Source: an optimization exercise on an open RTL-to-GDS flow (aim: small area). Production flows keep margins and buffers that such runs may drop. RTL that was checked went through simulation tests only; none was proved equivalent to the original. Some runs may be left out. An edit can pass the tests and still lose a function that they never use. No functional check of the RTL was part of run 5. No driver is modelled on the clock port, so clocking that relies on it looks cheaper here than on a real chip.

## flow/design.v in outline (module list and top-level ports)
// module uart_logger: 43 lines
// module i2c_sensors: 110 lines
// module ads_dec: 272 lines
// module bh_dec: 1037 lines
// module lcd_rom: 83 lines
// module lcd_display: 96 lines
// module top_multi_sensor_lcd_uart: 76 lines
module top_multi_sensor_lcd_uart (
    input  wire        clk,
    input  wire        reset,        
    output wire        I2C_SCLK,
    input  wire        i2c_sda_in,
    output wire        i2c_sda_out,
    output wire        i2c_sda_oe,
    output wire        rs,
    output wire        rw,
    output wire        enable,
    output wire [7:0]  data,
    output wire        uart_tx_pin
);
  // ...
==> flow/flow/run.sh <==
#!/bin/bash
# Own flow: the standard synthesis; then the combinational logic between
# the registers is mapped again by ABC with area-oriented scripts (every
# register instance keeps its name and cell type) and the smallest result is
# kept; then the standard layout steps from the synthesized netlist on,
# with the smallest buffer cell on the ports, a clock tree without dummy loads
# and clock leaf buffers downsized where the clock slew allows.
set -euo pipefail
W=$PWD
R=$W/orfs/results/$FLOW_PLATFORM/top_multi_sensor_lcd_uart/base
LIB=$FLOW_HOME/platforms/$FLOW_PLATFORM/lib/sky130_fd_sc_hd__tt_025C_1v80.lib
YOSYS=$FLOW_HOME/../tools/install/yosys/bin/yosys
[ -x "$YOSYS" ] || YOSYS=yosys

bash standard.sh synth > log_synth_standard.txt 2>&1
cp "$R/1_2_yosys.v" netlist_standard.v

python3 flow/split_lib.py "$LIB" lib_seq.lib lib_comb.lib > log_split_lib.txt 2>&1

resynth() {
  local v=$1
  cat > resynth_$v.ys <<YS
read_liberty -lib lib_seq.lib
read_liberty -ignore_miss_func lib_comb.lib
read_verilog netlist_standard.v
hierarchy -top $FLOW_TOP
flatten
opt -purge
abc -liberty $LIB -script $W/flow/abc_$v.script -dont_use sky130_fd_sc_hd__lpflow_* -dont_use sky130_fd_sc_hd__probe*
opt_clean -purge
splitnets
opt_clean -purge
hilomap -singleton -hicell sky130_fd_sc_hd__conb_1 HI -locell sky130_fd_sc_hd__conb_1 LO
insbuf -buf sky130_fd_sc_hd__buf_4 A X
opt_clean -purge
tee -o resynth_stat_$v.txt stat -liberty $LIB
write_verilog -noattr -noexpr -nohex -nodec netlist_resynth_$v.v
YS
  "$YOSYS" -q resynth_$v.ys > log_resynth_$v.txt 2>&1 || true
}

VARIANTS="base s1 s2 s3 s4 s5 s6 s7 s8"
for v in base s1 s2 s3 s4; do resynth $v & done; wait
for v in s5 s6 s7 s8; do resynth $v & done; wait

best=""; best_area=""
for v in $VARIANTS; do
  [ -s netlist_resynth_$v.v ] || continue
  a=$(awk '/Chip area for module/ {print $NF}' resynth_stat_$v.txt 2>/dev/null || true)
  [ -n "$a" ] || continue
  if [ -z "$best" ] || awk -v x="$a" -v y="$best_area" 'BEGIN{exit !(x<y)}'; then best=$v; best_area=$a; fi
done
echo "resynthesis variant $best, area $best_area" > log_resynth_choice.txt
[ -n "$best" ]

cp netlist_resynth_$best.v "$R/1_2_yosys.v"
rm -f "$R/1_synth.odb" "$R/1_synth.sdc"
export BUFFER_PORTS_ARGS="-buffer_cell sky130_fd_sc_hd__buf_1"
export CTS_ARGS="-sink_clustering_enable -repair_clock_nets -sink_clustering_size 20 -sink_clustering_max_diameter 60 -buf_list {sky130_fd_sc_hd__clkbuf_4 sky130_fd_sc_hd__clkbuf_8} -dont_use_dummy_load"
export POST_CTS_TCL=$W/flow/downsize.tcl
bash standard.sh finish > log_finish.txt 2>&1
==> flow/flow/abc_base.script <==
strash
dch
balance
rewrite
refactor
balance
rewrite
rewrite -z
balance
refactor -z
rewrite -z
balance
dch
amap
==> flow/flow/abc_s1.script <==
strash
&get -n
&deepsyn -T 90 -S 1
&put
dch
amap
==> flow/flow/abc_s2.script <==
strash
&get -n
&deepsyn -T 90 -S 2
&put
dch
amap
==> flow/flow/abc_s3.script <==
strash
&get -n
&deepsyn -T 90 -S 3
&put
dch
amap
==> flow/flow/abc_s4.script <==
strash
&get -n
&deepsyn -T 90 -S 4
&put
dch
amap
==> flow/flow/abc_s5.script <==
strash
&get -n
&deepsyn -T 90 -S 5
&put
dch
amap
==> flow/flow/abc_s6.script <==
strash
&get -n
&deepsyn -T 90 -S 6
&put
dch
amap
==> flow/flow/abc_s7.script <==
strash
&get -n
&deepsyn -T 90 -S 7
&put
dch
amap
==> flow/flow/abc_s8.script <==
strash
&get -n
&deepsyn -T 90 -S 8
&put
dch
amap
==> flow/flow/downsize.tcl <==
proc clk_pins_worst_slew { inst } {
  set w 0
  set onet [get_nets -of_objects [get_pins [get_full_name $inst]/X]]
  foreach p [get_pins -of_objects $onet -filter "direction == input"] {
    set s [get_property $p slew_max]
    if {$s > $w} { set w $s }
  }
  return $w
}
proc downsize_clock_leaves { from to limit } {
  estimate_parasitics -placement
  set n 0
  foreach inst [get_cells *] {
    if {[get_property $inst ref_name] != $from} continue
    set before [clk_pins_worst_slew $inst]
    replace_cell $inst $to
    estimate_parasitics -placement
    set after [clk_pins_worst_slew $inst]
    # the buffer feeding this one must stay fine too
    if {$after > $limit} {
      replace_cell $inst $from
      estimate_parasitics -placement
    } else {
      incr n
    }
  }
  puts "downsize_clock_leaves: $n buffers $from -> $to"
}

downsize_clock_leaves sky130_fd_sc_hd__clkbuf_8 sky130_fd_sc_hd__clkbuf_4 0.115
==> flow/flow/split_lib.py <==
#!/usr/bin/env python3
"""Split a Liberty file into its sequential cells and its combinational cells."""
import re, sys
lib = open(sys.argv[1]).read()
idx = [m.start() for m in re.finditer(r'\n\s*cell\s*\(', lib)]
head = lib[:idx[0]]
cells = [lib[s:(idx[i + 1] if i + 1 < len(idx) else len(lib))] for i, s in enumerate(idx)]
last = cells[-1]
cells[-1] = last[:last.rstrip().rfind('}')]
seq = [c for c in cells if re.search(r'\n\s*(ff|latch|statetable)\s*\(', c)]
comb = [c for c in cells if not re.search(r'\n\s*(ff|latch|statetable)\s*\(', c)]
open(sys.argv[2], 'w').write(head + ''.join(seq) + '\n}\n')
open(sys.argv[3], 'w').write(head + ''.join(comb) + '\n}\n')
print(len(seq), 'sequential,', len(comb), 'combinational cells')
==> flow/standard.sh <==
#!/bin/bash
# synth_recipe.tcl (not shown) runs the flow's synth.tcl, then flattens the netlist and writes it again
# the make line also repeats each setting of config.mk as NAME=value (left out here)
make -C /OpenROAD-flow-scripts/flow DESIGN_CONFIG=/design/flow/config.mk WORK_HOME=/design/flow/orfs CLKGATE_MAP_FILE= SYNTH_SCRIPT=/design/flow/synth_recipe.tcl "${@:-finish}"
==> flow/config.mk <==
export PLATFORM = sky130hd
export DESIGN_NAME = top_multi_sensor_lcd_uart
export DESIGN_NICKNAME = top_multi_sensor_lcd_uart
export VERILOG_FILES = /design/flow/design.v
export SDC_FILE = /design/flow/constraint.sdc
export NUM_CORES = 4
export LEC_CHECK = 0
export CAP_MARGIN = 20
export CORE_MARGIN = 2
export CORE_UTILIZATION = 40
export CTS_BUF_LIST = sky130_fd_sc_hd__clkbuf_4 sky130_fd_sc_hd__clkbuf_8
export CTS_CLUSTER_DIAMETER = 60
export CTS_CLUSTER_SIZE = 20
export HOLD_SLACK_MARGIN = 0
export SLEW_MARGIN = 20
==> flow/constraint.sdc <==
create_clock -name core_clock -period 20.0 [get_ports {clk}]
set_input_delay 4.0000 -clock core_clock [delete_from_list [all_inputs] [get_ports {clk}]]
set_output_delay 4.0000 -clock core_clock [all_outputs]
set_load 0.01 [all_outputs]
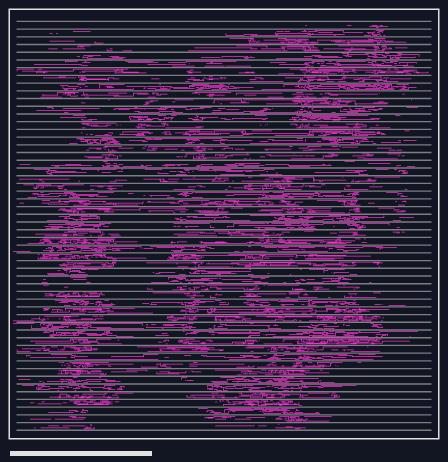
Figure 1: run 1, metal 1.
Bar = 50 um. Supply wires on this layer in gray.
950 nets have wire on it. The longest straight run is 32.7 um. The wires run mostly horizontal. The layer carries 10400 um of wire. The layer holds 48% of the routed length.

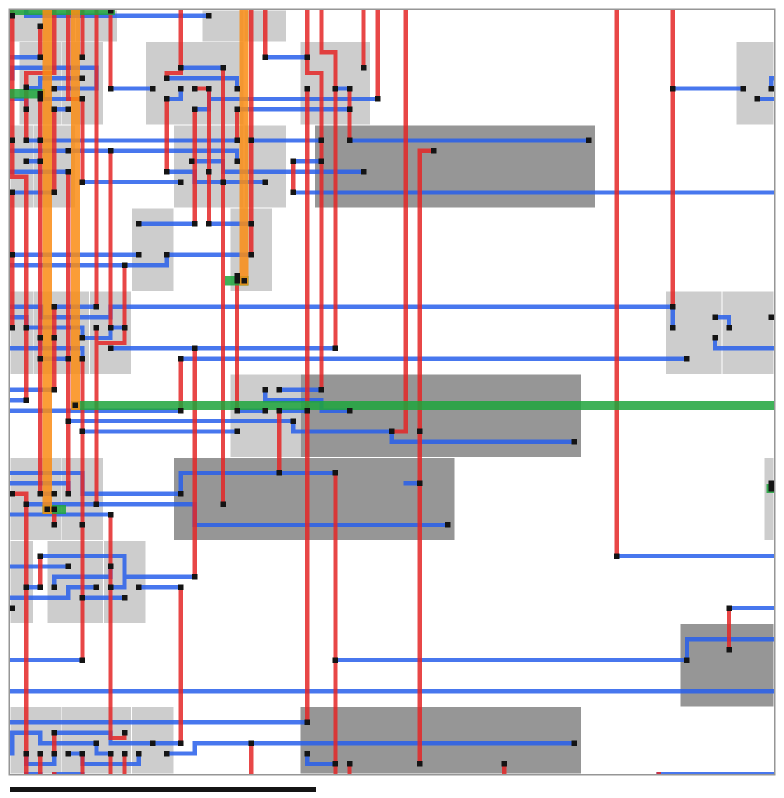
Figure 2: run 1, close-up of the layout.
Bar = 10 um. Region (25, 25) to (50, 50) um. Cells in gray, sequential cells in the stronger gray; small squares are vias.
Green stands for M3. Red stands for M2. Blue stands for M1. Orange stands for M4.
Sequential cells in the window: 4. Most frequent: nor2_1 (6), clkinv_1 (5), dfrtp_1 (4). 29 logic cells have their middle in the window.

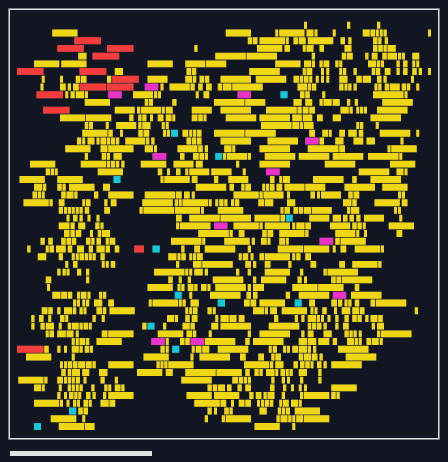
Figure 3: run 1, drive-strength map.
Bar = 50 um.
Yellow stands for x1 and smaller, cells 944, share 96%, most used nor2_1. Cyan stands for x3 and x4, cells 13, share 1.3%, most used clkbuf_4. Magenta stands for x6 and larger, cells 11, share 1.1%, most used clkbuf_8. Red stands for x2, cells 13, share 1.3%, most used dfstp_2.

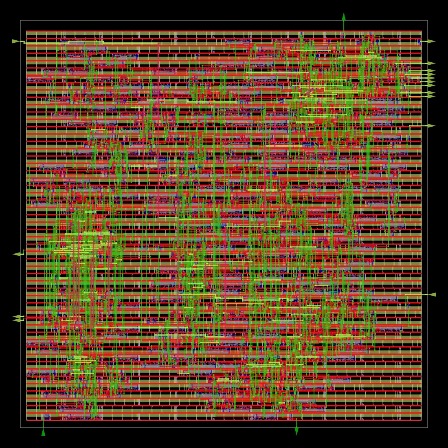
Figure 4: run 1, wires after detailed routing.
met2 WL: 9960 um
Top Metal Used: met4
GRT Total Usage: 20.5%

==> impl_metrics.yaml, run 1 <==
outcome:
  status: "no timing/DRC/antenna violations"
sta:
  setup_tns_ns: 0
  setup_viol: 0
  period_needed_ns: 7.37
  tightest_slew_ns: 0.954
  rsz0062_at_grt: "false"
  max_freq_mhz: 136
  hold_viol_final: 0
  slew_violations: 0
  fin_worst_skew_ns: 0.0334
  relSlewSlack_pct: 35.9
  fin_crit_sh_pct: 36.9
  whs_ns: 0.370
cts:
  clkSinkCount: 183
  tritoncts: "done"
  path_clk_slew_ns: 0.10
  clk_latency_ns: 0.46
routing:
  drt-wirelength-per-cell_um: 17.4
  wl_met3_um: 1030
  firstDrtPassIters: 5
  drc: 0
  vias: 7208
  wirelength_um: 21900
  wl_met1_um: 10400
  viasPerCell: 5.74
  drtAntennaViolNets: 0
  drtIter0Drc: 505
final_layout:
  fin_cells: 1256
  nNetsFinal: 986
  diodes: 0
  drive_gt1_share_pct: 3.77
  area.growth.synth_to_final_pct: 7.49
  fill_cells: 2111
worst_setup_path:
  worstSetupEndpointType: "output pin"
  worstPathMaxFanout: 8
  crit_type: "flop to output pin"
  worstRegToRegCells: 26
  r2r_slack_ns: 15.20
  critPathRequiredTime_ns: 16.00
  crit_arrival_ns: 3.37
  start_kind: "flop"
placement:
  detailedPlacementHpwl_um: 16500
  portBuffers: 16
  gp_congestion: 0.927
  dp.cells: 1239
die:
  num_io_pins: 18
  die_area_sq_um: 22800
  die_x_um: 151
  core_sq_um: 21100
  start_util_pct: 40.9
  die_h_um: 151
  fp-row-count: 53
worst_hold_path:
  min_delay_path_depth: 0
  hp-class: "flop to flop"
global_routing:
  grt_overflow: 0
  antenna_found_initial: 0
  grt_max_degree: 49
  grt_pass1_vias: 6857
  grt_first_pass_wirelength_um: 36200
run:
  cap_violations: 0
logic_synthesis:
  avgSynthCellArea_sq_um: 9.15
  yosys_warnings: 7
  syn_nets: 946
  syn_area_sq_um: 8630
  synthCells: 943
[run 1: metrics by stage]
step	utilization (%)	cell area [sq um]	worst slack (ns)
6_report	44.0	9280	12.63
5_1_grt	44.0	9280	12.21
3_5_place_dp	43.1	9080	13.14
3_3_place_gp	43.1	9080	13.15
2_1_floorplan	-	8630	13.62
[run 1: final cells by class]
class	instances	area (sq um)	share of cell area [%]
clock buffer	17	196	2.12
sequential	183	4790	51.7
timing repair buffer	22	109	1.17
tap	275	344	3.71
multi-input combinational	624	3330	35.9
inverter	135	507	5.46
[run 1: critical path, stage by stage (launching register included)]
cell,delay [ns]
dfrtp_1,0.52
clkinv_1,0.27
nor2_1,0.30
clkinv_1,0.18
nand2_1,0.13
o22ai_1,0.08
a2111oi_0,0.57
nand3_1,0.15
a31oi_1,0.24
clkinv_1,0.09
o32ai_1,0.23
buf_1,0.19
[run 1: layer usage]
layer  track usage [%]  up-vias
li1                  -     3508
met3              4.04       38
met2              31.2      222
met4              6.92        0
met5                 0        -
met1              29.3     3440
[run 1: layout by cell type, fill, tap and decap left out, drive strengths merged, types with 18 or more instances in the layout]
| cell type | n |
|---|---|
| a21oi | 46 |
| a31oi | 18 |
| buf | 21 |
| clkbuf | 18 |
| clkinv | 135 |
| dfrtp | 79 |
| dfxtp | 26 |
| edfxtp | 66 |
| nand2 | 81 |
| nand3 | 25 |
| nor2 | 154 |
| nor3 | 34 |
| o21ai | 78 |
| o22ai | 34 |
--- run 2 (diff from run 1) ---
--- a/flow/design.v
+++ b/flow/design.v
@@ -18,7 +18,7 @@
         if (lux_valid || ads_valid) begin
             u_cnt <= 9'd108; u_byte <= 2'd0;
         end
-    end else if (u_cnt == 9'd372) begin
+    end else if (u_cnt[8] & u_cnt[6] & u_cnt[5] & u_cnt[4] & u_cnt[2]) begin    
         u_cnt  <= (u_byte == 2'd3) ? 9'd0 : 9'd108;
         u_byte <= u_byte + 2'd1;
     end else begin
@@ -87,8 +87,8 @@
             i2c_pos <= 8'hF1;
         end else begin
             case (bh_s)
-                B_WRITE: if (bh_c == 6'd35) i2c_pos <= 8'hF6;
-                B_READ:  if (bh_c == 6'd53) i2c_pos <= 8'hFD;
+                B_WRITE: if (bh_c[5] & ~bh_c[4] & ~bh_c[3] & ~bh_c[2] & bh_c[1] & bh_c[0]) i2c_pos <= 8'hF6;    
+                B_READ:  if (bh_c[5] & bh_c[4] & bh_c[2] & bh_c[0]) i2c_pos <= 8'hFD;    
                 B_SPRS:  if (bh_w60)        i2c_pos <= 8'hF9;
                 default: i2c_pos <= i2c_pos + 8'd1;
             endcase
@@ -108,7 +108,7 @@
             end
             B_READ: begin
                 bh_sclk <= ~bh_sclk;
-                bh_c    <= (bh_c == 6'd53) ? 6'd0 : bh_c + 6'd1;
+                bh_c    <= (bh_c[5] & bh_c[4] & bh_c[2] & bh_c[0]) ? 6'd0 : bh_c + 6'd1;
             end
             B_SPRS: bh_w <= bh_w60 ? 6'd0 : bh_w + 6'd1;
             default: bh_sclk <= 1'b1;
@@ -1568,7 +1568,7 @@
 always @(posedge clk) begin
     if (!lcd_run) begin
         bcd_sel <= 1'b0; bcd_t <= 6'd0;
-    end else if (bcd_t == 6'd35) begin
+    end else if (bcd_t[5] & bcd_t[1] & bcd_t[0]) begin      
         bcd_sel <= ~bcd_sel; bcd_t <= 6'd0;
     end else begin
         bcd_t <= bcd_t + 6'd1;
@@ -1601,7 +1601,7 @@
 always @(posedge clk or negedge reset) begin
     if (!reset)         lcd_pos <= 6'd0;
     else if (!lcd_run)  lcd_pos <= 6'd0;
-    else if (lcd_step)  lcd_pos <= (lcd_pos == 6'd49) ? 6'd38 : lcd_pos + 6'd1;
+    else if (lcd_step)  lcd_pos <= (lcd_pos[5] & lcd_pos[4] & lcd_pos[0]) ? 6'd38 : lcd_pos + 6'd1;    
 end
 function [4:0] digit_of;
     input [18:0] b;
@@ -1621,15 +1621,17 @@
         endcase
     end
 endfunction
-reg [4:0] lcd_dig;       
+reg  [3:0] lcd_dig;
+wire [4:0] dig1 = digit_of({10'd0, bcd1}, lcd_pos[2:0] - 3'd7);
+wire [4:0] dig2 = digit_of(bcd2, lcd_pos[2:0] - 3'd5);
 always @(posedge clk) begin
     if (lcd_step) begin
         if (lcd_pos >= 6'd39 && lcd_pos <= 6'd43)
-            lcd_dig <= digit_of({10'd0, bcd1}, lcd_pos[2:0] - 3'd7);
+            lcd_dig <= dig1[4] ? 4'hF : dig1[3:0];
         else if (lcd_pos >= 6'd45)
-            lcd_dig <= digit_of(bcd2, lcd_pos[2:0] - 3'd5);
+            lcd_dig <= dig2[4] ? 4'hF : dig2[3:0];
         else
-            lcd_dig <= 5'b10000;     
+            lcd_dig <= 4'hF;         
     end
 end
 wire       lcd_dyn;
@@ -1637,7 +1639,7 @@
 lcd_rom u_rom (.pos(lcd_pos), .rs(rs), .d7(lcd_const[7]), .d6(lcd_const[6]), .d5(lcd_const[5]),
                .d4(lcd_const[4]), .d3(lcd_const[3]), .d2(lcd_const[2]), .d1(lcd_const[1]),
                .d0(lcd_const[0]), .dyn(lcd_dyn));
-assign data = !lcd_dyn ? lcd_const : lcd_dig[4] ? 8'h20 : {4'h3, lcd_dig[3:0]};
+assign data = !lcd_dyn ? lcd_const : (&lcd_dig) ? 8'h20 : {4'h3, lcd_dig};
 endmodule
 module top_multi_sensor_lcd_uart (
     input  wire        clk,
@@ -1654,7 +1656,7 @@
 );
 reg [15:0] tmr;
 reg        active_sensor;            
-wire       tmr_end = (tmr == 16'hBFE3);
+wire       tmr_end = ({tmr[15], tmr[12:0]} == 14'h3FE3);
 wire       tmr_fb  = ~(tmr[15] ^ tmr[14] ^ tmr[12] ^ tmr[3]) ^ tmr_end;
 always @(posedge clk or negedge reset) begin
     if (!reset) begin
==> impl_metrics.yaml, run 2 <==
outcome:
  status: "no timing/DRC/antenna violations"
placement:
  detailedPlacementHpwl_um: 16300
  gp_congestion: 0.930
  place_area_sq_um: 9110
  portBuffers: 16
worst_hold_path:
  min_delay_path_depth: 0
  hp-class: "flop to flop"
global_routing:
  use_met1_pct: 28.2
  grt_max_degree: 56
  grt-busiest-layer: "met2"
  grt_first_pass_wirelength_um: 36400
  grt_overflow: 0
  antenna_found_initial: 0
  gr-usage-met3_pct: 4.07
  grt.met2_usage_pct: 32.5
  grt_pass1_vias: 6930
sta:
  setup_tns_ns: 0
  fin_worst_skew_ns: 0.0382
  relSlewSlack_pct: 36.0
  fin_crit_sh_pct: 38.3
  hold_viol_final: 0
  max_freq_mhz: 130
  rsz0062_at_grt: "false"
  slew_violations: 0
  tightest_slew_ns: 0.960
  period_needed_ns: 7.66
  setup_viol: 0
logic_synthesis:
  synthCells: 955
  syn_nets: 958
  yosys_warnings: 7
  avgSynthCellArea_sq_um: 9.05
  syn_area_sq_um: 8640
worst_setup_path:
  worstRegToRegCells: 22
  crit_arrival_ns: 3.66
  crit_type: "flop to output pin"
  start_kind: "flop"
  worstSetupEndpointType: "output pin"
  critPathRequiredTime_ns: 16.00
  r2r_slack_ns: 15.38
  worstPathMaxFanout: 12
die:
  fp-row-count: 53
  num_io_pins: 18
  die_h_um: 151
  core_sq_um: 21100
  die_x_um: 151
  die_area_sq_um: 22800
routing:
  drtIter0Drc: 646
  drtAntennaViolNets: 0
  firstDrtPassIters: 6
  drc: 0
  viasPerCell: 5.72
final_layout:
  drive_gt1_share_pct: 4.02
  fill_cells: 2118
  fin_area_sq_um: 9320
  final_cell_mix: "nor2_1 (165), clkinv_1 (137), dfrtp_1 (79), o21ai_0 (77), nand2_1 (75)"
  layout_commonest_cell: "nor2_1"
  diodes: 0
  nNetsFinal: 1000
  area.growth.synth_to_final_pct: 7.79
cts:
  clk_latency_ns: 0.45
  path_clk_slew_ns: 0.09
  tritoncts: "done"
  clkSinkCount: 182
run:
  cap_violations: 0
==> run 2: per-layer routing <==
layer,wire [um],part of all wire [%]
met5,0,0
met4,535,2.5
met3,1080,5.0
met2,10200,47
met1,9890,46
==> run 2: per-stage QoR <==
step / hold slack (ns) / utilization, % / cells / worst slack, ns
after floorplan: 0.346 / - / 955 / 13.52
after global placement: 0.356 / 43.2 / 1253 / 13.02
after detailed placement: 0.354 / 43.2 / 1253 / 12.91
after global routing: 0.371 / 44.2 / 1270 / 11.91
final: 0.365 / 44.2 / 1270 / 12.34
==> run 2: layout make-up <==
type	count	area, sq um	area share (%)
well taps	275	344	3.69
clock buffers	17	203	2.18
flip-flops and latches	182	4760	51.1
multi-input cells	635	3370	36.1
inverters	137	514	5.52
repair buffers	24	124	1.33
==> run 2: critical path, stage by stage (launching register included) <==
cell	delay, ns
dfrtp_1	0.48
clkinv_1	0.32
nor2_1	0.29
clkinv_1	0.18
nor3_1	0.23
a31oi_1	0.09
nor4b_1	0.16
a2111oi_0	0.75
nor2_1	0.15
nor2_1	0.17
nor2_1	0.09
a21oi_1	0.15
buf_1	0.16
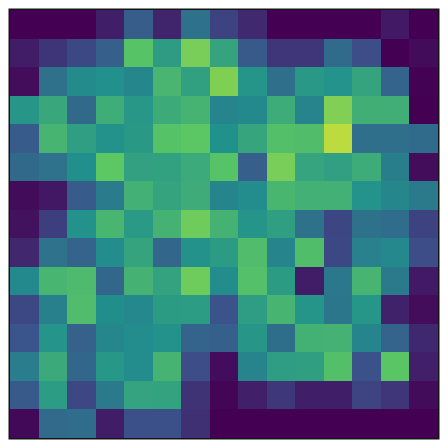
Figure 5: run 2, placement density heat map.
15 x 15 tiles, from dark purple (low) to yellow (high), 0 to 100% covered.
The densest ninth of the die: center. 8.9% of the tiles are nearly empty. The mean over all tiles is 39%. 3.1% of the tiles are over 75% full. The fullest tile reaches 90%. The emptiest ninth of the die: lower right.
Final Util: 44.2%
initial core utilization: 41.0%

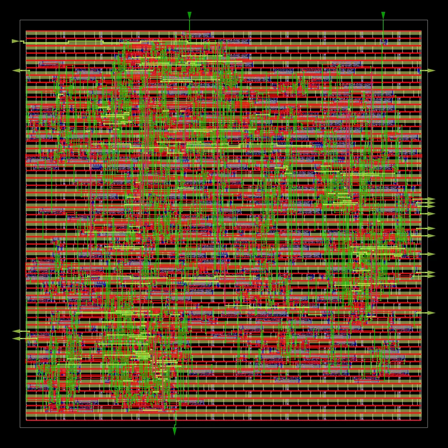
Figure 6: run 2, wires after detailed routing.
vias: 7262
average wire per standard cell: 17.1 um
WL final: 21700 um
GRT Total Usage: 20.5%

Figure 7. Drive-strength map (run 2).
Bar = 50 um.
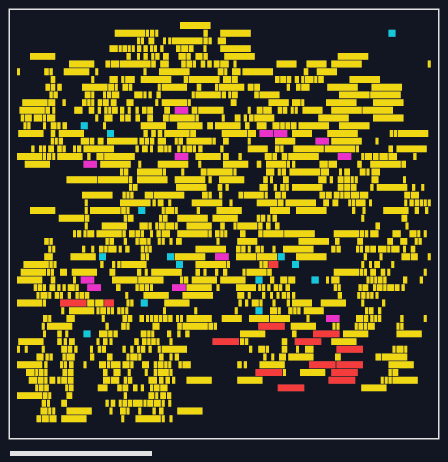

--- run 3 (diff from run 2) ---
--- a/flow/flow/run.sh
+++ b/flow/flow/run.sh
@@ -39,9 +39,10 @@
   "$YOSYS" -q resynth_$v.ys > log_resynth_$v.txt 2>&1 || true
 }
 
-VARIANTS="base s1 s2 s3 s4 s5 s6 s7 s8"
+VARIANTS="base s1 s2 s3 s4 s5 s6 s7 s8 s9 s10 s11 s12"
 for v in base s1 s2 s3 s4; do resynth $v & done; wait
 for v in s5 s6 s7 s8; do resynth $v & done; wait
+for v in s9 s10 s11 s12; do resynth $v & done; wait
 
 best=""; best_area=""
 for v in $VARIANTS; do
==> flow/flow/abc_s1.script (replaced) <==
strash
&get -n
&deepsyn -T 75 -S 1
&put
dch
amap
==> flow/flow/abc_s10.script (new file) <==
strash
&get -n
&deepsyn -T 75 -S 10
&put
dch
amap
==> flow/flow/abc_s11.script (new file) <==
strash
&get -n
&deepsyn -T 75 -S 11
&put
dch
amap
==> flow/flow/abc_s12.script (new file) <==
strash
&get -n
&deepsyn -T 75 -S 12
&put
dch
amap
==> flow/flow/abc_s2.script (replaced) <==
strash
&get -n
&deepsyn -T 75 -S 2
&put
dch
amap
==> flow/flow/abc_s3.script (replaced) <==
strash
&get -n
&deepsyn -T 75 -S 3
&put
dch
amap
==> flow/flow/abc_s4.script (replaced) <==
strash
&get -n
&deepsyn -T 75 -S 4
&put
dch
amap
==> flow/flow/abc_s5.script (replaced) <==
strash
&get -n
&deepsyn -T 75 -S 5
&put
dch
amap
==> flow/flow/abc_s6.script (replaced) <==
strash
&get -n
&deepsyn -T 75 -S 6
&put
dch
amap
==> flow/flow/abc_s7.script (replaced) <==
strash
&get -n
&deepsyn -T 75 -S 7
&put
dch
amap
==> flow/flow/abc_s8.script (replaced) <==
strash
&get -n
&deepsyn -T 75 -S 8
&put
dch
amap
==> flow/flow/abc_s9.script (new file) <==
strash
&get -n
&deepsyn -T 75 -S 9
&put
dch
amap
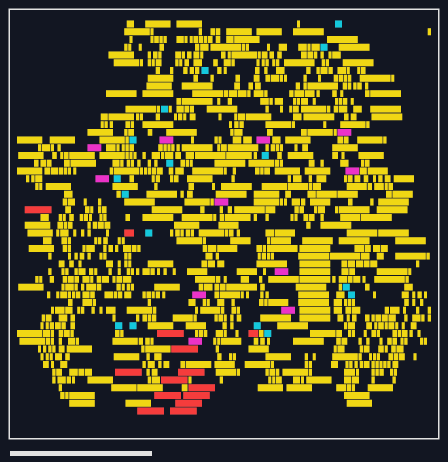
Figure 8: run 3, drive-strength map.
Bar = 50 um.
Yellow stands for x1 and smaller, cells 938, share 96%, most used nor2_1. Magenta stands for x6 and larger, cells 11, share 1.1%, most used clkbuf_8. Cyan stands for x3 and x4, cells 16, share 1.6%, most used buf_4. Red stands for x2, cells 14, share 1.4%, most used dfstp_2.
Non-CTS buffers: 25
fin worst setup slack: 12.80 ns
Area growth, synth to finish: 7.86%
fin area: 9250 sq um

==> impl_metrics.yaml, run 3 <==
worst_setup_path:
  slowest_delay_ns: 0.63
  worstPathMaxFanout: 11
  cp_cell_sequence: "clkinv_1 -> nor2_1 -> clkinv_1 -> o21ai_0 -> o21ai_0 -> and2_0 -> nor2_1 -> nor2_1 -> a211oi_1 -> buf_1"
  crit_type: "flop to output pin"
  crit_arrival_ns: 3.20
  worstSetupEndpointType: "output pin"
  slowest_stage: "nor2_1"
  r2r_slack_ns: 16.34
  start_kind: "flop"
  critPathRequiredTime_ns: 16.00
  crit_path_frequent_cell: "nor2_1"
  worstRegToRegCells: 18
logic_synthesis:
  yosys_warnings: 7
  syn_nets: 941
  syn_area_sq_um: 8580
  synthCells: 938
  avgSynthCellArea_sq_um: 9.15
sta:
  setup_tns_ns: 0
  slew_violations: 0
  hold_viol_final: 0
  relSlewSlack_pct: 46.3
  rsz0062_at_grt: "false"
  fin_worst_skew_ns: 0.0394
  max_freq_mhz: 139
  tightest_slew_ns: 0.805
  period_needed_ns: 7.20
  fin_crit_sh_pct: 36.0
  setup_viol: 0
die:
  die_x_um: 150
  die_h_um: 150
  fp-row-count: 53
  num_io_pins: 18
  die_area_sq_um: 22600
routing:
  drtAntennaViolNets: 0
  vias: 7118
  drc: 0
  wirelength_um: 21100
  viasPerCell: 5.68
  firstDrtPassIters: 5
  drt-wirelength-per-cell_um: 16.8
  drtIter0Drc: 571
global_routing:
  grt_first_pass_wirelength_um: 34900
  antenna_found_initial: 0
  grt_pass1_vias: 6630
  grt_max_degree: 62
  track_usage_pct: 19.6
  grt_overflow: 0
cts:
  path_clk_slew_ns: 0.10
  clkSinkCount: 182
  tritoncts: "done"
  clk_latency_ns: 0.45
worst_hold_path:
  min_delay_path_depth: 0
  hp-class: "flop to flop"
final_layout:
  diodes: 0
  nNetsFinal: 984
  layout_commonest_cell: "nor2_1"
  final_cell_mix: "nor2_1 (169), clkinv_1 (140), dfrtp_1 (79), nand2_1 (78), o21ai_0 (71)"
  drive_gt1_share_pct: 4.19
  fin_cells: 1254
placement:
  detailedPlacementHpwl_um: 15900
  dp.cells: 1237
  gp_congestion: 0.957
  place_area_sq_um: 9060
  portBuffers: 16
outcome:
  status: "no timing/DRC/antenna violations"
run:
  cap_violations: 0
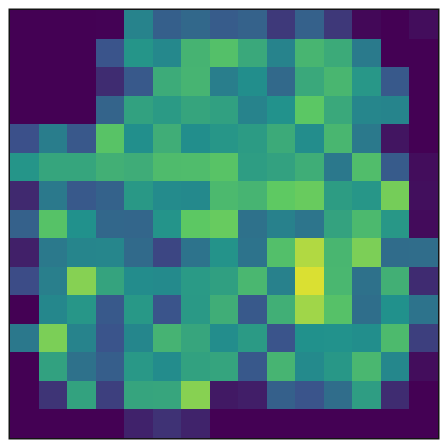
Figure 9: run 3, placement density heat map.
15 x 15 tiles, from dark purple (low) to yellow (high), 0 to 100% covered.
The mean over all tiles is 39%. 4.4% of the tiles are over 75% full. The fullest tile reaches 95%. 16% of the tiles are nearly empty. The densest ninth of the die: center.
Core Footprint: 21000 sq um
Final Util: 44.0%
initial core utilization: 40.8%

==> run 3: per-stage QoR <==
stage / hold slack [ns] / setup slack, ns
after global routing: 0.375 / 12.57
after detailed placement: 0.359 / 13.34
after global placement: 0.357 / 13.48
final: 0.367 / 12.80
after floorplan: 0.346 / 13.68
==> run 3: critical path, delay by kind of cell (launching register included) <==
kind / cells / cell delay [ns]
simple gates: 4 / 1.03
buf+inv: 3 / 0.77
compound gates: 3 / 0.51
flops: 1 / 0.45
==> run 3: cell type report <==
type	instances	area [sq um]
Fill cell	2036	11800
Multi-Input combinational cell	615	3290
Timing Repair Buffer	25	131
Tap cell	275	344
Sequential cell	182	4760
Clock buffer	17	196
Inverter	140	526
==> run 3: per-layer routing <==
layer | routed length, um | track usage, % | vias to the layer above
met1 | 10200 | 28.5 | 3394
li1 | - | - | 3475
met4 | 299 | 5.57 | 0
met3 | 1010 | 3.76 | 32
met5 | 0 | 0 | -
met2 | 9530 | 30.1 | 217
--- run 4 (diff from run 3) ---
--- a/flow/flow/downsize.tcl
+++ b/flow/flow/downsize.tcl
@@ -27,4 +27,4 @@
   puts "downsize_clock_leaves: $n buffers $from -> $to"
 }
 
-downsize_clock_leaves sky130_fd_sc_hd__clkbuf_8 sky130_fd_sc_hd__clkbuf_4 0.115
+downsize_clock_leaves sky130_fd_sc_hd__clkbuf_8 sky130_fd_sc_hd__clkbuf_4 0.122
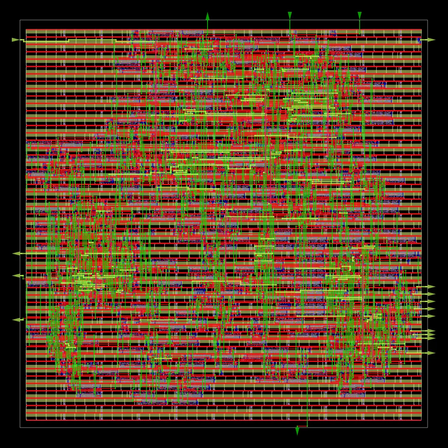
Figure 10: run 4, wires after detailed routing.
GRT Total Usage: 19.6%
met2 WL: 9530 um
vias: 7105
routed wl met3: 1080 um
routed length on met1: 10100 um

==> impl_metrics.yaml, run 4 <==
worst_setup_path:
  critPathRequiredTime_ns: 16.00
  crit_arrival_ns: 3.19
  crit_type: "flop to output pin"
  worstPathMaxFanout: 11
  worstRegToRegCells: 18
  start_kind: "flop"
  r2r_slack_ns: 16.32
  worstSetupEndpointType: "output pin"
final_layout:
  regArea_sq_um: 4760
  fin_cells: 1254
  layout_commonest_cell: "nor2_1"
  drive_gt1_share_pct: 4.19
  final_cell_mix: "nor2_1 (169), clkinv_1 (140), dfrtp_1 (79), nand2_1 (78), o21ai_0 (71)"
  nNetsFinal: 984
  fill_cells: 2037
  diodes: 0
  multi_input_area_sq_um: 3290
  area.growth.synth_to_final_pct: 7.72
placement:
  post-place-ws_ns: 13.34
  gp_congestion: 0.957
  portBuffers: 16
  detailedPlacementHpwl_um: 15900
  dp.cells: 1237
run:
  cap_violations: 0
cts:
  clkSinkCount: 182
  tritoncts: "done"
  path_clk_slew_ns: 0.11
  clk_latency_ns: 0.44
die:
  die_h_um: 150
  start_util_pct: 40.8
  die_area_sq_um: 22600
  fp-row-count: 53
  die_x_um: 150
  core_sq_um: 21000
  num_io_pins: 18
sta:
  max_freq_mhz: 139
  tightest_slew_ns: 0.804
  setup_viol: 0
  postLayoutSetupSlackWorst_ns: 12.81
  slew_violations: 0
  fin_crit_sh_pct: 35.9
  setup_tns_ns: 0
  fin_worst_skew_ns: 0.0335
  hold_viol_final: 0
  relSlewSlack_pct: 46.4
  period_needed_ns: 7.19
  rsz0062_at_grt: "false"
logic_synthesis:
  avgSynthCellArea_sq_um: 9.15
  yosys_warnings: 7
  synthCells: 938
  syn_area_sq_um: 8580
  syn_nets: 941
outcome:
  status: "no timing/DRC/antenna violations"
worst_hold_path:
  min_delay_path_depth: 0
  hp-class: "flop to flop"
routing:
  drt-wirelength-per-cell_um: 16.8
  drtAntennaViolNets: 0
  wirelength_um: 21000
  firstDrtPassIters: 5
  drtIter0Drc: 564
  viasPerCell: 5.67
  drc: 0
global_routing:
  grt_first_pass_wirelength_um: 34900
  grt_pass1_vias: 6630
  antenna_found_initial: 0
  grt_max_degree: 62
  grt_overflow: 0
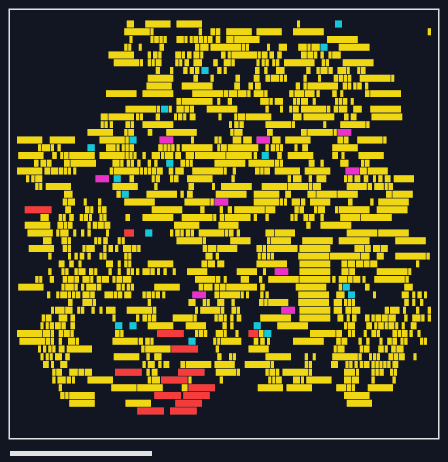
Figure 11: run 4, drive-strength map.
Bar = 50 um.
Magenta stands for x6 and larger, cells 9, share 0.92%, most used clkbuf_8. Red stands for x2, cells 14, share 1.4%, most used dfstp_2. Cyan stands for x3 and x4, cells 18, share 1.8%. Yellow stands for x1 and smaller, cells 938, share 96%, most used nor2_1.

==> run 4: metal layers <==
layer | wire length (um) | track usage, % | vias to the layer above | share of wire [%]
met5 | 0 | 0 | - | 0
met4 | 295 | 5.57 | 0 | 1.4
met3 | 1080 | 3.67 | 26 | 5.1
met2 | 9530 | 30.1 | 230 | 45
met1 | 10100 | 28.5 | 3369 | 48
li1 | - | - | 3480 | -
==> run 4: worst max-delay path, cell delays in order, from the launching register on <==
cell and delay (ns):
dfrtp_1 0.45, clkinv_1 0.30, nor2_1 0.63, clkinv_1 0.29, o21ai_0 0.20, o21ai_0 0.11, and2_0 0.19, nor2_1 0.14
nor2_1 0.07, a211oi_1 0.20, buf_1 0.18
==> run 4: area by class of cell <==
class | count | area share (%)
multi-input combinational | 615 | 35.6
timing repair buffer | 25 | 1.42
clock buffer | 17 | 1.99
inverter | 140 | 5.69
tap | 275 | 3.72
sequential | 182 | 51.6
==> run 4: per-stage QoR <==
stage | cell area (sq um) | hold slack (ns) | utilization, %
after detailed placement | 9060 | 0.359 | 43.1
final | 9240 | 0.362 | 44.0
after global placement | 9060 | 0.357 | 43.1
after floorplan | 8580 | 0.346 | -
after global routing | 9240 | 0.375 | 44.0
--- run 5 (diff from run 4) ---
--- a/flow/design.v
+++ b/flow/design.v
@@ -1695,15 +1695,20 @@
     .lux_valid(lux_valid), .lux_load(lux_load), .rx(rx),
     .latched_lux(latched_lux), .sbuf_load(sbuf_load), .sbuf(sbuf)
 );
+reg lux_seen, hum_seen;
 always @(posedge clk or negedge reset) begin
     if (!reset) begin
-        latched_lux <= 16'd0;
-        latched_hum <= 7'd0;
+        lux_seen <= 1'b0;
+        hum_seen <= 1'b0;
     end else begin
-        if (ads_valid) latched_hum <= humidity;
-        if (lux_load)  latched_lux <= rx;
+        if (lux_load)  lux_seen <= 1'b1;
+        if (ads_valid) hum_seen <= 1'b1;
     end
 end
+always @(posedge clk) begin
+    if (ads_valid) latched_hum <= humidity;
+    if (lux_load)  latched_lux <= rx;
+end
 uart_logger u_uart (
     .clk(clk), .reset(reset),
     .lux_valid(lux_valid), .sbuf(sbuf), .sbuf_load(sbuf_load),
@@ -1712,7 +1717,7 @@
 );
 lcd_display u_lcd (
     .clk(clk), .reset(reset), .lcd_run(lcd_run),
-    .number1(latched_hum), .number2(latched_lux),
+    .number1(hum_seen ? latched_hum : 7'd0), .number2(lux_seen ? latched_lux : 16'd0),
     .rs(rs), .enable(enable), .data(data)
 );
 assign rw = 1'b0;
--- a/flow/flow/downsize.tcl
+++ b/flow/flow/downsize.tcl
@@ -27,4 +27,4 @@
   puts "downsize_clock_leaves: $n buffers $from -> $to"
 }
 
-downsize_clock_leaves sky130_fd_sc_hd__clkbuf_8 sky130_fd_sc_hd__clkbuf_4 0.122
+downsize_clock_leaves sky130_fd_sc_hd__clkbuf_8 sky130_fd_sc_hd__clkbuf_4 0.115
==> impl_metrics.yaml, run 5 <==
worst_setup_path:
  crit_type: "flop to output pin"
  worstRegToRegCells: 15
  start_kind: "flop"
  crit_arrival_ns: 2.94
  worstPathMaxFanout: 11
  r2r_slack_ns: 15.96
  critPathRequiredTime_ns: 16.00
  worstSetupEndpointType: "output pin"
die:
  core_sq_um: 21100
  start_util_pct: 41.0
  num_io_pins: 18
  die_x_um: 151
  die_h_um: 151
  fp-row-count: 53
  die_area_sq_um: 22800
sta:
  whs_ns: 0.346
  postLayoutSetupSlackWorst_ns: 13.06
  fin_worst_skew_ns: 0.0450
  tightest_slew_ns: 0.930
  fin_crit_sh_pct: 34.7
  relSlewSlack_pct: 38.0
  setup_viol: 0
  setup_tns_ns: 0
  period_needed_ns: 6.94
  max_freq_mhz: 144
  rsz0062_at_grt: "false"
  hold_viol_final: 0
  slew_violations: 0
run:
  cap_violations: 0
routing:
  drt-wirelength-per-cell_um: 16.9
  drtIter0Drc: 495
  drtAntennaViolNets: 0
  drc: 0
  viasPerCell: 5.64
  firstDrtPassIters: 7
logic_synthesis:
  syn_area_sq_um: 8640
  avgSynthCellArea_sq_um: 9.43
  synthCells: 916
  yosys_warnings: 7
  syn_nets: 919
placement:
  gp_congestion: 0.952
  detailedPlacementHpwl_um: 15600
  post-place-ws_ns: 13.58
  dp.cells: 1216
  portBuffers: 16
final_layout:
  diodes: 0
  final_cell_mix: "nor2_1 (178), clkinv_1 (121), edfxtp_1 (88), nand2_1 (69), o21ai_0 (60)"
  fin_cells: 1233
  layout_commonest_cell: "nor2_1"
  nNetsFinal: 963
  drive_gt1_share_pct: 4.28
  fill_cells: 2037
  area.growth.synth_to_final_pct: 7.91
cts:
  tritoncts: "done"
  clk_latency_ns: 0.47
  path_clk_slew_ns: 0.11
  clkSinkCount: 184
global_routing:
  grt_overflow: 0
  antenna_found_initial: 0
  grt_pass1_vias: 6553
  grt_first_pass_wirelength_um: 34300
  grt_max_degree: 71
worst_hold_path:
  hp-class: "flop to flop"
  min_delay_path_depth: 0
outcome:
  status: "no timing/DRC/antenna violations"
## run 5: worst max-delay path, cell delays in order, from the launching register on
cell and delay, ns:
dfrtp_1 0.54, clkinv_1 0.34, nor2_1 0.31, clkinv_1 0.17, nor2_1 0.21, nand2_1 0.14
clkinv_1 0.11, nor2_1 0.05, o21ai_0 0.16, a311oi_1 0.11, nor3_1 0.20, buf_1 0.17
## run 5: area by class of cell
type,instances,area [sq um],area share (%)
clock buffers,17,203,2.17
inverters,121,454,4.87
multi-input cells,610,3250,34.9
flip-flops and latches,184,4930,52.9
well taps,275,344,3.69
repair buffers,26,139,1.49
## run 5: through the flow
step           cell area, sq um  util, %
6_report                   9320     44.2
5_1_grt                    9320     44.2
3_5_place_dp               9120     43.2
3_3_place_gp               9120     43.2
2_1_floorplan              8640        -
## run 5: per-layer routing
metal / global-route usage, % / vias up / wire, um
li1: - / 3408 / -
met1: 27.2 / 3264 / 9850
met2: 30.5 / 241 / 9470
met3: 3.34 / 41 / 1080
met4: 6.68 / 0 / 490
met5: 0 / - / 0
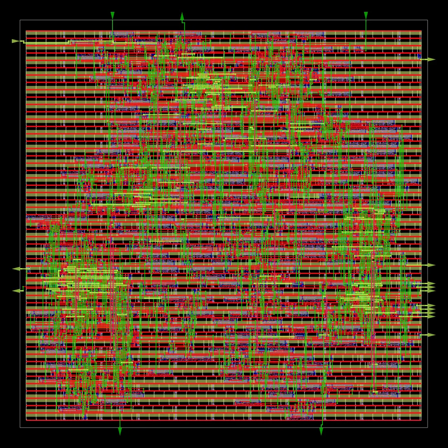
Figure 12: run 5, wires after detailed routing.
met2 WL: 9470 um
routed wl met3: 1080 um
vias: 6954
WL final: 20900 um
GRT Total Usage: 19.4%

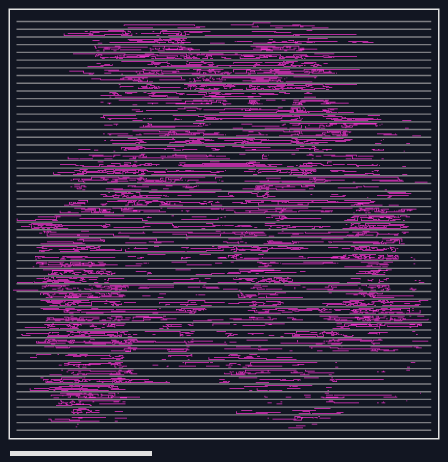
Figure 13: run 5, metal 1.
Bar = 50 um. Supply wires on this layer in gray.
The wires run mostly horizontal. The layer carries 9850 um of wire. The layer holds 47% of the routed length. The longest straight run is 39.1 um. 918 nets have wire on it.

-- separate check: timing with driven ports --
Ports are ideal in the flow. The routed layouts listed here were re-timed in OpenROAD. Step 1: set_driving_cell puts a clkbuf_16 on clk and a buf_2 on each other input, an assumption about the parent block. Step 2 moves the port delays by t, midway between the first and last clock arrival at a register: inputs arrive t later, outputs are due t later. That takes back most of the time a late clock gives input paths. Three values: ideal ports, drivers, drivers and shift; two values: the first two.
run | shift t [ns] | slack for setup (ns) | hold slack, ns | pins driven straight from the clock port
run 1 | 0.483 | 12.628 / 12.589 / 13.072 | 0.370 / 0.370 / 0.370 | 1
run 2 | 0.483 | 12.336 / 12.289 / 12.772 | 0.365 / 0.365 / 0.365 | 1
run 3 | 0.475 | 12.799 / 12.758 / 13.233 | 0.367 / 0.367 / 0.367 | 1
run 4 | 0.467 | 12.811 / 12.771 / 13.237 | 0.362 / 0.362 / 0.362 | 1
run 5 | 0.491 | 13.064 / 13.023 / 13.514 | 0.346 / 0.346 / 0.346 | 1
After both steps setup and hold are still met in every run listed.
